Context: an optimization exercise on an open-source flow, tuned for small area. The choices shown serve that exercise and are no tape-out recipe. RTL that was checked went through simulation tests only; none was proved equivalent to the original. The series may have gaps, and a smaller design here may also do less where the tests do not look. Only the layout flow was run in run 2; the RTL was not checked for function there.

==> flow/design.v <==
module dff #(
    parameter DATA_WIDTH = 33
) (
    input clk,
    input rst_n,
    input [DATA_WIDTH-1:0] d,
    output reg [DATA_WIDTH-1:0] q
);
always @(posedge clk or negedge rst_n) begin
    if (!rst_n) begin
        q <= 0;
    end else begin
        q <= d;
    end
end
endmodule
module filter #(
    parameter DATA_WIDTH = 16
) 
(
    input                               clk,
    input                               rst_n,
    input   signed [DATA_WIDTH-1:0]     FilterIn,
    input                               ValidIn,
    output reg signed [32:0]           data_out,
    output reg                         ValidOut
);
localparam signed [16:0] h1     =   17'b00000001010110111; 
localparam signed [16:0] h2     =   17'b00000000011111101;
localparam signed [16:0] h3     =   17'b11111101100110010;
localparam signed [16:0] h4     =   17'b11111010111110110;
localparam signed [16:0] h5     =   17'b11111100100110101;
localparam signed [16:0] h6     =   17'b00000101000001001;
localparam signed [16:0] h7     =   17'b00010010100001000;
localparam signed [16:0] h8     =   17'b00011111001011110;
localparam signed [16:0] h9     =   17'b00100100010111110;
localparam signed [16:0] h10    =   17'b00011111001011110;
localparam signed [16:0] h11    =   17'b00010010100001000;
localparam signed [16:0] h12    =   17'b00000101000001001;
localparam signed [16:0] h13    =   17'b11111100100110101;
localparam signed [16:0] h14    =   17'b11111010111110110;
localparam signed [16:0] h15    =   17'b11111101100110010; 
localparam signed [16:0] h16    =   17'b00000000011111101;
localparam signed [16:0] h17    =   17'b00000001010110111;
reg signed [15:0] data_in_0;
wire signed [15:0] data_in_delay_0_0;
wire signed [32:0] data_in_delay_1;
wire signed [32:0] data_in_delay_2;
wire signed [32:0] data_in_delay_3;
wire signed [32:0] data_in_delay_4;
wire signed [32:0] data_in_delay_5;
wire signed [32:0] data_in_delay_6;
wire signed [32:0] data_in_delay_7;
wire signed [32:0] data_in_delay_8;
wire signed [32:0] data_in_delay_9;
wire signed [32:0] data_in_delay_10;
wire signed [32:0] data_in_delay_11;
wire signed [32:0] data_in_delay_12;
wire signed [32:0] data_in_delay_13;
wire signed [32:0] data_in_delay_14;
wire signed [32:0] data_in_delay_15;
wire signed [32:0] data_in_delay_16;
wire signed [32:0] mul1;
wire signed [32:0] mul2;
wire signed [32:0] mul3;    
wire signed [32:0] mul4;
wire signed [32:0] mul5;
wire signed [32:0] mul6;    
wire signed [32:0] mul7;
wire signed [32:0] mul8;
wire signed [32:0] mul9;
wire signed [32:0] mul10;
wire signed [32:0] mul11;
wire signed [32:0] mul12;
wire signed [32:0] mul13;
wire signed [32:0] mul14;
wire signed [32:0] mul15;
wire signed [32:0] mul16;
wire signed [32:0] mul17;
wire signed [32:0] add1;
wire signed [32:0] add2;
wire signed [32:0] add3;
wire signed [32:0] add4;
wire signed [32:0] add5;
wire signed [32:0] add6;
wire signed [32:0] add7;
wire signed [32:0] add8;
wire signed [32:0] add9;
wire signed [32:0] add10;
wire signed [32:0] add11;
wire signed [32:0] add12;
wire signed [32:0] add13;
wire signed [32:0] add14;
wire signed [32:0] add15;
wire signed [32:0] add16;
reg [4:0] num_taps_and_delay;
always @(*) begin
    if (ValidIn) begin
        data_in_0 = FilterIn;
    end else begin
        data_in_0 = 0;
    end
end
always @(posedge clk or negedge rst_n) begin
    if (!rst_n) begin
        ValidOut <= 0;
        data_out <= 0;
        num_taps_and_delay <= 0;
    end else if (ValidIn) begin
        ValidOut <= 1;
        data_out <= add16;
        num_taps_and_delay <= 5'd17;
    end else if (num_taps_and_delay > 1) begin
        num_taps_and_delay <= num_taps_and_delay - 1;
        ValidOut <= 1;
        data_out <= add16;
    end else begin
        ValidOut <= 0;
        data_out <= 0;
    end
end
dff dff_0 (.clk(clk), .rst_n(rst_n), .d(mul1), .q(data_in_delay_1));
dff dff_1 (.clk(clk), .rst_n(rst_n), .d(add1), .q(data_in_delay_2));
dff dff_2 (.clk(clk), .rst_n(rst_n), .d(add2), .q(data_in_delay_3));
dff dff_3 (.clk(clk), .rst_n(rst_n), .d(add3), .q(data_in_delay_4));
dff dff_4 (.clk(clk), .rst_n(rst_n), .d(add4), .q(data_in_delay_5));
dff dff_5 (.clk(clk), .rst_n(rst_n), .d(add5), .q(data_in_delay_6));
dff dff_6 (.clk(clk), .rst_n(rst_n), .d(add6), .q(data_in_delay_7));
dff dff_7 (.clk(clk), .rst_n(rst_n), .d(add7), .q(data_in_delay_8));
dff dff_8 (.clk(clk), .rst_n(rst_n), .d(add8), .q(data_in_delay_9));
dff dff_9 (.clk(clk), .rst_n(rst_n), .d(add9), .q(data_in_delay_10));
dff dff_10 (.clk(clk), .rst_n(rst_n), .d(add10), .q(data_in_delay_11));
dff dff_11 (.clk(clk), .rst_n(rst_n), .d(add11), .q(data_in_delay_12));
dff dff_12 (.clk(clk), .rst_n(rst_n), .d(add12), .q(data_in_delay_13));
dff dff_13 (.clk(clk), .rst_n(rst_n), .d(add13), .q(data_in_delay_14));
dff dff_14 (.clk(clk), .rst_n(rst_n), .d(add14), .q(data_in_delay_15));
dff dff_15 (.clk(clk), .rst_n(rst_n), .d(add15), .q(data_in_delay_16));
assign mul1     = data_in_0 * h17; 
assign mul2     = data_in_0 * h16;
assign mul3     = data_in_0 * h15;
assign mul4     = data_in_0 * h14;
assign mul5     = data_in_0 * h13;
assign mul6     = data_in_0 * h12; 
assign mul7     = data_in_0 * h11;
assign mul8     = data_in_0 * h10;
assign mul9     = data_in_0 * h9;
assign mul10    = data_in_0 * h8;
assign mul11    = data_in_0 * h7; 
assign mul12    = data_in_0 * h6;
assign mul13    = data_in_0 * h5;
assign mul14    = data_in_0 * h4;
assign mul15    = data_in_0 * h3;
assign mul16    = data_in_0 * h2;
assign mul17    = data_in_0 * h1;
assign add1 = data_in_delay_1 + mul2;
assign add2 = data_in_delay_2 + mul3;
assign add3 = data_in_delay_3 + mul4;
assign add4 = data_in_delay_4 + mul5;
assign add5 = data_in_delay_5 + mul6;
assign add6 = data_in_delay_6 + mul7;
assign add7 = data_in_delay_7 + mul8;
assign add8 = data_in_delay_8 + mul9;
assign add9 = data_in_delay_9 + mul10;
assign add10 = data_in_delay_10 + mul11;
assign add11 = data_in_delay_11 + mul12;
assign add12 = data_in_delay_12 + mul13;
assign add13 = data_in_delay_13 + mul14;
assign add14 = data_in_delay_14 + mul15;
assign add15 = data_in_delay_15 + mul16;
assign add16 = data_in_delay_16 + mul17;
endmodule
==> flow/run.sh <==
#!/bin/bash
# synth_recipe.tcl (not shown) runs the flow's synth.tcl, then flattens the netlist and writes it again
# the make line also repeats each setting of config.mk as NAME=value (left out here)
make -C /OpenROAD-flow-scripts/flow DESIGN_CONFIG=/design/flow/config.mk WORK_HOME=/design/flow/orfs CLKGATE_MAP_FILE= SYNTH_SCRIPT=/design/flow/synth_recipe.tcl finish
==> flow/config.mk <==
export PLATFORM = sky130hd
export DESIGN_NAME = filter
export DESIGN_NICKNAME = filter
export VERILOG_FILES = /design/flow/design.v
export SDC_FILE = /design/flow/constraint.sdc
export NUM_CORES = 4
export LEC_CHECK = 0
export CAP_MARGIN = 20
export CORE_MARGIN = 2
export CORE_UTILIZATION = 40
export SLEW_MARGIN = 20
==> flow/constraint.sdc <==
create_clock -name core_clock -period 14.0 [get_ports {clk}]
set_input_delay 2.8000 -clock core_clock [delete_from_list [all_inputs] [get_ports {clk}]]
set_output_delay 2.8000 -clock core_clock [all_outputs]
set_load 0.01 [all_outputs]
==> flow_metrics.env, run 1 <==
export IMPL_io_pin_count=53
export IMPL_post_cts_repair_setup_buffers=0
export IMPL_dp_slack_ns=1.577
export IMPL_finalHoldViolCount=0
export IMPL_cp_slowest_stage_delay_ns=0.67
export IMPL_synth_cell_type_count=95
export IMPL_cts_made_buffers=72
export IMPL_tightest_slew_ns=1.126
export IMPL_max_freq_mhz=84.06
export IMPL_grt_setup_unrepaired="false"
export IMPL_path_max_fanout=9
export IMPL_drt_pre_antenna_iters=6
export IMPL_worstSetupStartpointType="primary input"
export IMPL_ant_nets=0
export IMPL_resize_count_post_cts=0
export IMPL_grt_max_degree=152
export IMPL_finalWorstSetupSlack_ns=2.103
export IMPL_vias_per_cell=5.517
export IMPL_postSynthCellCount=7120
export IMPL_initial_core_util=0.4036
export IMPL_synth_area_per_cell_um2=9.248
export IMPL_cts_root_to_sink_buffers=3
export IMPL_timing_worst_setup_path_type="in2reg"
export IMPL_clkLatencyLatePin_ns=0.71
export IMPL_finalCritPeriodShare=0.8498
export IMPL_timing_final_crit_period_ns=11.90
export IMPL_design_die_area_um2=167900
export IMPL_globalRouteOverflowTotal=0
export IMPL_setup_viol=0
export IMPL_dp_hpwl_mm=190.4
export IMPL_endpoint_kind_of_the_worst_setup_timing_path="flip-flop"
export IMPL_antenna_found_initial=7
export IMPL_fin_worst_skew_ns=0.04534
export IMPL_hold_worst_slack_ns=0.3385
export IMPL_route_detailed_drc=0
export IMPL_final_layout_size_suffix_gt1_frac=0.04056
export IMPL_grt_first_pass_wirelength_mm=341.8
export IMPL_final_common_cell="inv_1"
export IMPL_synth_edf_count=0
export IMPL_core_area_um2=163100
export IMPL_relSlewSlack=0.2467
export IMPL_worst_hold_path_type="reg2reg"
export IMPL_hold_buffers=0
export IMPL_critPathRequiredTime_ns=14.62
export IMPL_clock_sinks=556
export IMPL_critical_path_top_delay_family="adder cells"
export IMPL_register_bit_count_reported_by_yosys=556
export IMPL_postSynthNetCount=8641
export IMPL_numPlacedInstances=9343
export IMPL_synth_seq_area_share=0.2113
export IMPL_die_width_um=409.7
export IMPL_chipHeight_um=409.7
export IMPL_yosys_warnings=2
export IMPL_clock_tree_root_cell="clkbuf_16"
export IMPL_mostFrequentLayoutCells="1,000 x inv_1, 998 x ha_1, 592 x xnor2_1, 556 x dfrtp_1, 554 x a21oi_1"
export IMPL_clk_pin_slew_ns=0.06
export IMPL_worst_path_buf_inv=9
export IMPL_place_port_buffers=52
export IMPL_outcome="no timing/DRC/antenna violations"
export IMPL_max_cap_violations=0
export IMPL_post_layout_nonfiller_instances=9476
export IMPL_syn_cell_area_um2=65840
export IMPL_flow_area_growth_from_synthesis_pct=9.163
export IMPL_setup_tns_final_ns=0
export IMPL_cp_slowest_cell="clkdlybuf4s50_1"
export IMPL_synth_main_ff_cell="dfrtp_1"
export IMPL_routabilityCongestion=1.021
## run 1: per-stage QoR
| step | util | cell area, um^2 |
|---|---|---|
| floorplan | - | 65840 |
| global placement | 0.4252 | 69370 |
| detailed placement | 0.4253 | 69380 |
| CTS | 0.4405 | 71870 |
| global route | 0.4406 | 71870 |
| finish | 0.4406 | 71880 |
## run 1: metal layers
metal | routed length (um) | GRT usage
met2 | 106100 | 0.4486
met5 | 11 | 0
met3 | 10540 | 0.02995
met4 | 11320 | 0.1197
met1 | 102100 | 0.3637
## run 1: state kept, by name (all words and copies together) (netlist names)
signal,flops
dff_10.q,33
dff_13.q,33
dff_9.q,33
ValidOut,1
num_taps_and_delay,5
dff_4.q,33
dff_11.q,33
dff_3.q,33
dff_7.q,33
data_out,33
dff_0.q,27
dff_15.q,33
dff_1.q,28
dff_12.q,33
dff_6.q,33
dff_8.q,33
dff_2.q,33
dff_14.q,33
dff_5.q,33
## run 1: worst register-to-register path, stage by stage (launching register included)
cell	delay [ns]
dfrtp_1	0.39
and3_1	0.23
ha_1	0.21
a21oi_1	0.21
o21bai_1	0.13
a2111oi_0	0.84
o21ai_0	0.45
o31ai_1	0.45
a21oi_1	0.24
a21oi_1	0.21
a21oi_1	0.12
nand3_1	0.15
a311oi_1	0.12
xor2_1	0.16
## run 1: cells in the mapped netlist, types with 14 or more instances
cell      count  area share
nand2b_1     94      0.0089
and2_1       49      0.0047
nand4_1      40      0.0038
and3_1       90      0.0086
nand3_1     112      0.0085
o31ai_1      28      0.0032
or2_2        21      0.0020
or3_1        22      0.0021
a41oi_1      14      0.0019
nor2_1      415       0.024
nor2b_1      72      0.0068
xnor2_1     592       0.079
inv_1      1001       0.057
clkbuf_1     54      0.0031
buf_1        17     0.00097
a31o_2       26      0.0035
o21a_1       88       0.010
o21ai_0     285       0.022
nand2_1     348       0.020
a31oi_1      53      0.0050
o21bai_1     98       0.011
a211oi_1     42      0.0048
xor2_1      183       0.024
o211ai_1     30      0.0034
a21oi_1     555       0.042
a21o_1      309       0.035
a21boi_0     28      0.0032
fa_1        504        0.15
ha_1        998        0.19
dfrtp_1     556        0.21
nor3_1       95      0.0072
## run 1: area by class of cell
class | instances | area, um^2
Antenna cell | 3 | 7.507
Clock buffer | 91 | 1976
Clock inverter | 39 | 518.0
Fill cell | 15810 | 91260
Inverter | 1010 | 3791
Multi-Input combinational cell | 5466 | 47780
Sequential cell | 556 | 13910
Tap cell | 2175 | 2721
Timing Repair Buffer | 136 | 1169
## run 1: final timing paths
kind	start	to	slack, ns	depth (start not counted)
min in group asynchronous	rst_n	ValidOut	2.08	1
worst min-delay path	dff_9.q[0]	dff_10.q[0]	0.34	0
worst max register to register	dff_8.q[1]	dff_9.q[31]	9.97	13
max in group asynchronous	rst_n	dff_10.q[14]	9.72	3
worst max-delay path	FilterIn[10]	dff_8.q[29]	2.10	34
worst min register to register	dff_9.q[0]	dff_10.q[0]	0.34	0
## run 1: logic make-up after synthesis
kind of cell               after synthesis  share of synthesized area
DFF                                    556                     0.2113
AOI/OAI and AO/OA                     1769                     0.1747
and+or+nand+nor                       1405                     0.1017
buffers and inverters                 1098                    0.06345
muxes                                   12                   0.001843
xor gates and xnor gates               778                     0.1041
adders and majority gates             1502                     0.3429
==> run_1/metal_density.png <==
The bar under the picture is 100 um long. The die is cut into 20 by 20 equal tiles; white is low, dark blue is high, scaled to the fullest tile. Values are wire area over tile area, all layers added.
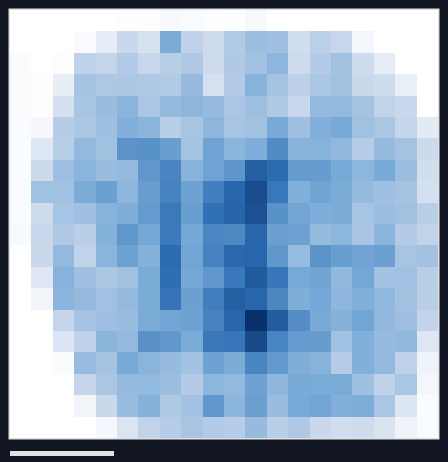
densest ninth of the die: middle
tiles over half the peak: 24%
nearly empty tiles: 13%
emptiest ninth of the die: top left
mean over tiles: 0.22
fullest tile: 0.62
routed wire length: 230.0 mm
vias post-DR: 52,280
overall global routing resource usage: 0.2734
detail-routed net length per standard cell: 24.28 um

==> run_1/placement_by_type.png <==
The bar under the picture is 100 um long.
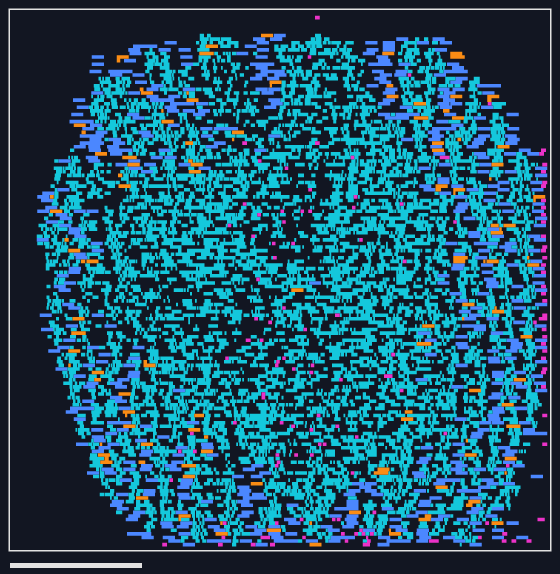
| color | class | cells |
|---|---|---|
| orange | clock drivers and dummy loads | 130 |
| blue | sequential cells | 556 |
| cyan | combinational and other logic | 6,476 |
| magenta | remaining buffers and delay cells | 136 |
cell area after layout: 71,880 um^2
count of standard-cell rows: 148

==> run_1/wires.png <==
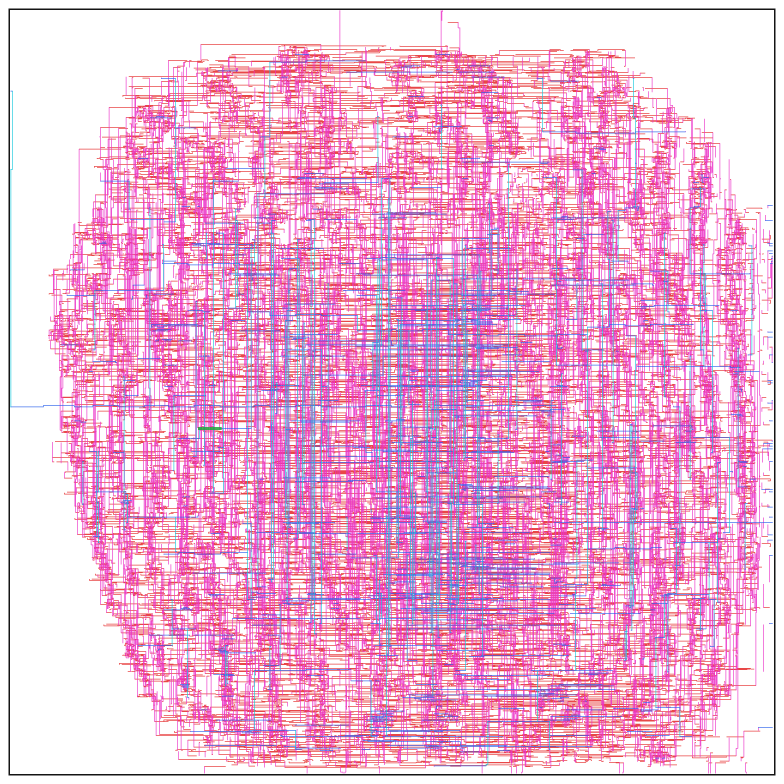
| color | layer | wire length |
|---|---|---|
| red | metal 1 | 102 mm |
| cyan | metal 4 | 11,300 um |
| blue | metal 3 | 10,500 um |
| magenta | metal 2 | 106 mm |
| green | metal 5 | 11.0 um |

==> run_1/routing.png <==
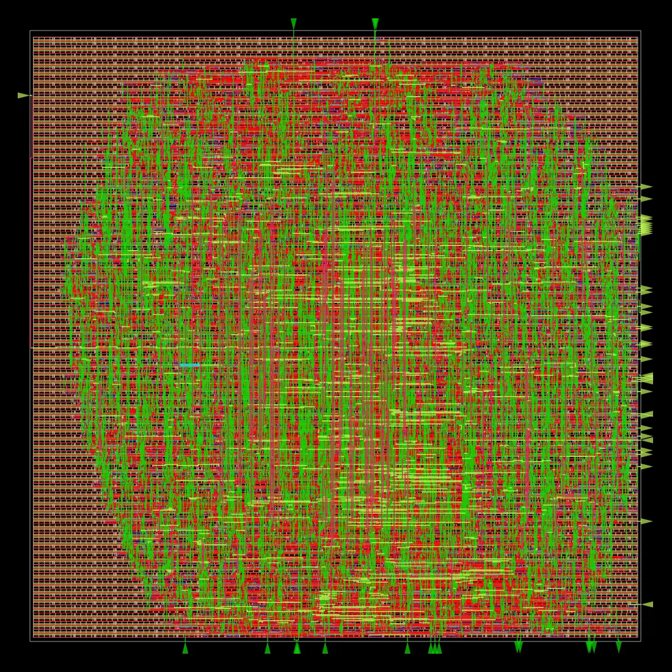
Routed met2 length: 106.1 mm
Top Layer Used: met5
WL met3: 10.54 mm
WL met1: 102.1 mm

--- run 2: outline of the changes from run 1 ---
flow/design.v: 171 -> 921 lines; modules unchanged: 1
  filter: edited, 155 -> 897 lines
  fa: new, 4 lines
  ha: new, 4 lines
==> module ha as of run 2 <==
module ha (input a, input b, output s, output co);
assign s = a ^ b;
assign co = a & b;
endmodule
==> module fa as of run 2 <==
module fa (input a, input b, input c, output s, output co);
assign s = a ^ b ^ c;
assign co = (a & b) | (a & c) | (b & c);
endmodule
==> flow/flow/run.sh (new file) <==
#!/bin/bash
export BUFFER_PORTS_ARGS="-buffer_cell sky130_fd_sc_hd__buf_1"
export PRE_GLOBAL_PLACE_TCL="$PWD/flow/pre_gpl.tcl"
export CTS_ARGS="-sink_clustering_enable -repair_clock_nets -sink_clustering_size 18 -sink_clustering_max_diameter 90 -buf_list sky130_fd_sc_hd__clkbuf_8 -dont_use_dummy_load"
bash standard.sh > standard.log 2>&1
==> flow/flow/pre_gpl.tcl (new file) <==
remove_buffers
==> flow/standard.sh (new file) <==
#!/bin/bash
# synth_recipe.tcl (not shown) runs the flow's synth.tcl, then flattens the netlist and writes it again
# the make line also repeats each setting of config.mk as NAME=value (left out here)
make -C /OpenROAD-flow-scripts/flow DESIGN_CONFIG=/design/flow/config.mk WORK_HOME=/design/flow/orfs CLKGATE_MAP_FILE= SYNTH_SCRIPT=/design/flow/synth_recipe.tcl "${@:-finish}"
--- a/flow/config.mk
+++ b/flow/config.mk
@@ -6,6 +6,10 @@
 export NUM_CORES = 4
 export LEC_CHECK = 0
-export CAP_MARGIN = 20
+export ABC_AREA = 1
+export CAP_MARGIN = 5
 export CORE_MARGIN = 2
-export CORE_UTILIZATION = 40
-export SLEW_MARGIN = 20
+export CORE_UTILIZATION = 65
+export GPL_TIMING_DRIVEN = 0
+export SLEW_MARGIN = 5
+export SYNTH_HIERARCHICAL = 1
+export SYNTH_MINIMUM_KEEP_SIZE = 0
removed: flow/run.sh
==> run_2/logic_types.png <==
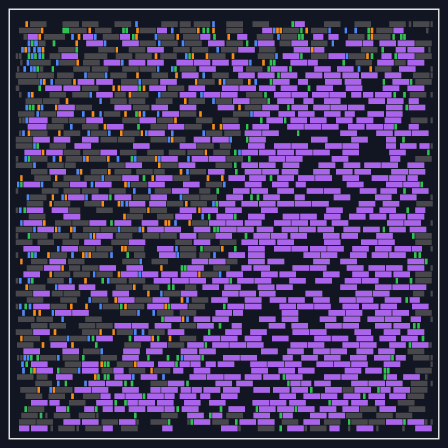
| color | family | cells |
|---|---|---|
| orange | nor cells | 133 |
| green | inv cells | 172 |
| purple | fa/ha/maj cells | 640 |
| blue | nand cells | 154 |
count of non-filler cells in the finished layout: 1,882
most common cell after layout, fill and taps aside: fa_1

==> run_2/metal_density.png <==
The bar under the picture is 50 um long. The die is cut into 36 by 36 equal tiles; white is low, dark blue is high, scaled to the fullest tile. Values are wire area over tile area, all layers added.
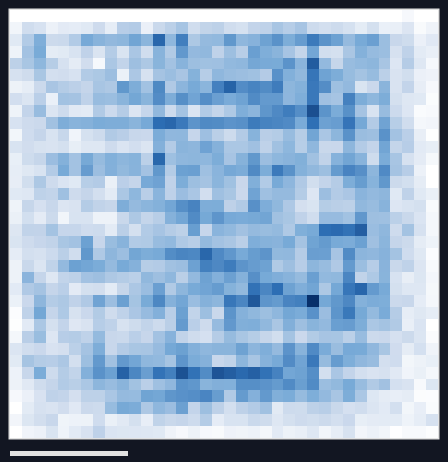
nearly empty tiles: 3.6%
tiles over half the peak: 19%
fullest tile: 0.65
densest ninth of the die: middle

==> run_2/placement_by_type.png <==
The bar under the picture is 50 um long.
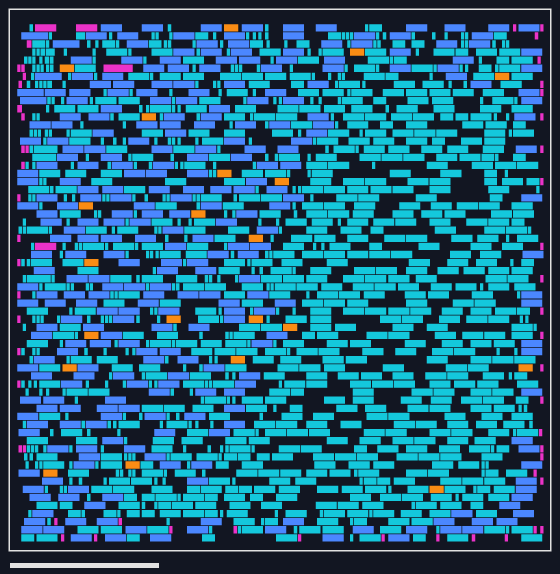
| color | class | cells |
|---|---|---|
| orange | clock drivers | 21 |
| magenta | remaining buffers and delay cells | 56 |
| blue | sequential cells | 308 |
| cyan | combinational and other logic | 1,101 |
count of standard-cell rows: 64
cell area after layout: 21,290 um^2

==> run_2/wires.png <==
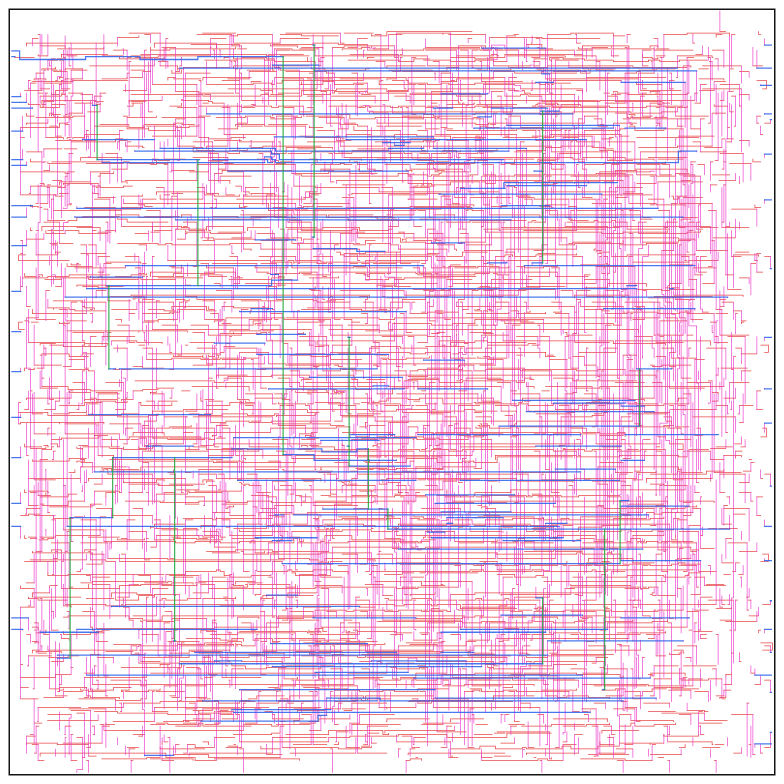
| color | layer | wire length |
|---|---|---|
| blue | metal 3 | 4,870 um |
| green | metal 4 | 462 um |
| red | metal 1 | 20.6 mm |
| magenta | metal 2 | 18,300 um |

==> run 2 against run 1 <==
Compared with the run above:
- die area fell by 80%
- synthesized cell count is 80% lower
==> flow_metrics.env, run 2 <==
export IMPL_outcome="no timing/DRC/antenna violations"
export IMPL_antenna_found_initial=0
export IMPL_vias_per_cell=5.409
export IMPL_flow_area_growth_from_synthesis_pct=4.067
export IMPL_initial_core_util=0.6636
export IMPL_r2r_start="d4[0]"
export IMPL_max_freq_mhz=74.37
export IMPL_synth_seq_area_share=0.3026
export IMPL_route_detailed_drc=0
export IMPL_drt_pre_antenna_iters=7
export IMPL_grt_max_degree=102
export IMPL_worstSetupStartpointType="primary input"
export IMPL_groute_usage_overall=0.2933
export IMPL_postSynthNetCount=2111
export IMPL_critPathRequiredTime_ns=14.46
export IMPL_timing_final_crit_period_ns=13.45
export IMPL_ant_nets=0
export IMPL_cp_slowest_stage_delay_ns=0.81
export IMPL_endpoint_kind_of_the_worst_setup_timing_path="flip-flop"
export IMPL_fin_worst_skew_ns=0.06053
export IMPL_setup_tns_final_ns=0
export IMPL_r2r_setup_slack_ns=0.80
export IMPL_worst_path_buf_inv=4
export IMPL_synth_main_ff_cell="dfxtp_1"
export IMPL_wl_mm=44.19
export IMPL_grt_setup_unrepaired="false"
export IMPL_n_antenna_cell=0
export IMPL_relSlewSlack=0.6480
export IMPL_postSynthCellCount=1452
export IMPL_setup_viol=0
export IMPL_grt_first_pass_wirelength_mm=68.88
export IMPL_hold_worst_slack_ns=0.4030
export IMPL_timing_critical_path_depth=30
export IMPL_dp_hpwl_mm=38.86
export IMPL_cts_made_buffers=21
export IMPL_place_port_buffers=52
export IMPL_numPlacedInstances=1861
export IMPL_synth_area_per_cell_um2=14.09
export IMPL_regMostFlops="up_q"
export IMPL_rr_endpoint="up_q[19]"
export IMPL_max_cap_violations=0
export IMPL_synth_area_leaders="fa_1 56%, dfxtp_1 30%, ha_1 4.3%"
[run 2: cell types whose count changed in the layout (fill, tap and decap cells not counted), moves of 183 or more]
cell,change
nand2_1,-196
nor2_1,-279
xnor2_1,-591
xor2_1,-183
inv_1,-829
a21o_1,-309
ha_1,-927
o21ai_0,-283
dfrtp_1,-551
a21oi_1,-554
dfxtp_1,+303
[run 2: what timing repair did]
action,4_1_cts,5_1_grt
hold buffers,0,0
setup endpoints to repair,0,1
resized for setup,0,5
[run 2: stage by stage]
stage | setup WS (ns) | utilization
after floorplan | 0.9204 | -
after global placement | -0.1814 | 0.6779
after detailed placement | -0.2635 | 0.6810
after CTS | 0.3309 | 0.6903
after global routing | 0.2456 | 0.6906
final | 0.5545 | 0.6906
[run 2: Yosys stat by module (local to each module, per instance)]
module  flops+latches  cell area, um^2  cells  times used
filter            308             8193    813           1
fa                  0            20.02      1         569
ha                  0            12.51      1          70
[run 2: routing by layer]
| metal | vias up | global-route usage | routed length [um] |
|---|---|---|---|
| met1 | 5504 | 0.4726 | 20600 |
| li1 | 4306 | - | - |
| met5 | - | 0 | 0 |
| met3 | 34 | 0.1083 | 4869 |
| met4 | 0 | 0.03740 | 461 |
| met2 | 335 | 0.3975 | 18260 |
[run 2: area by class of cell]
type | count | area [um^2] | share of cell area
inverters | 172 | 650.6 | 0.03056
well taps | 396 | 495.5 | 0.02327
clock buffers | 21 | 289.0 | 0.01357
multi-input cells | 929 | 13380 | 0.6284
flip-flops and latches | 308 | 6191 | 0.2908
repair buffers | 56 | 285.3 | 0.01340
[run 2: cells by family after synthesis]
group,count (synthesis),synth area share
xor gates and xnor gates,1,0.0004282
adders and majority gates,640,0.6002
DFF,308,0.3026
buffers and inverters,215,0.04379
and+or+nand+nor,287,0.05278
AOI/OAI and AO/OA,1,0.0002444
[run 2: how the worst min path moves through the flow]
stage                 from      to  slack (ns)  cells past startpoint
floorplan           d10[0]  d11[0]        0.37                      1
global placement     d6[0]   d7[0]        0.38                      1
detailed placement   d2[0]   d3[0]        0.38                      1
CTS                 d2[10]  d3[10]        0.39                      1
global route        d10[0]  d11[0]        0.43                      1
finish              d2[15]  d3[15]        0.40                      1

[port drivers added, routing unchanged]
In the flow no input, the clock included, has a driving cell. The finished layouts below were timed again as built, in two steps. Step 1, drivers: a clkbuf_16 drives clk and a buf_2 each remaining input, both assumed. Step 2 times the ports against the registers' clock, not the clock port: input delays grow and output delays shrink by t, the midpoint of the rising clock arrivals with the driver on. Three values: ideal ports, drivers, drivers and shift; two values: the first two.
run | shift t [ns] | setup slack, ns | worst data-port slew with drivers (ns)
run 1 | 0.768 | 2.103 / 2.089 / 1.321 | 0.18
run 2 | 0.607 | 0.554 / 0.585 / -0.021 | 0.03
With both steps, setup timing fails in run 2, where it was met with ideal ports. For run 1, which loses most, drivers alone change the setup slack by -0.014 ns; drivers and shift together by -0.782 ns.
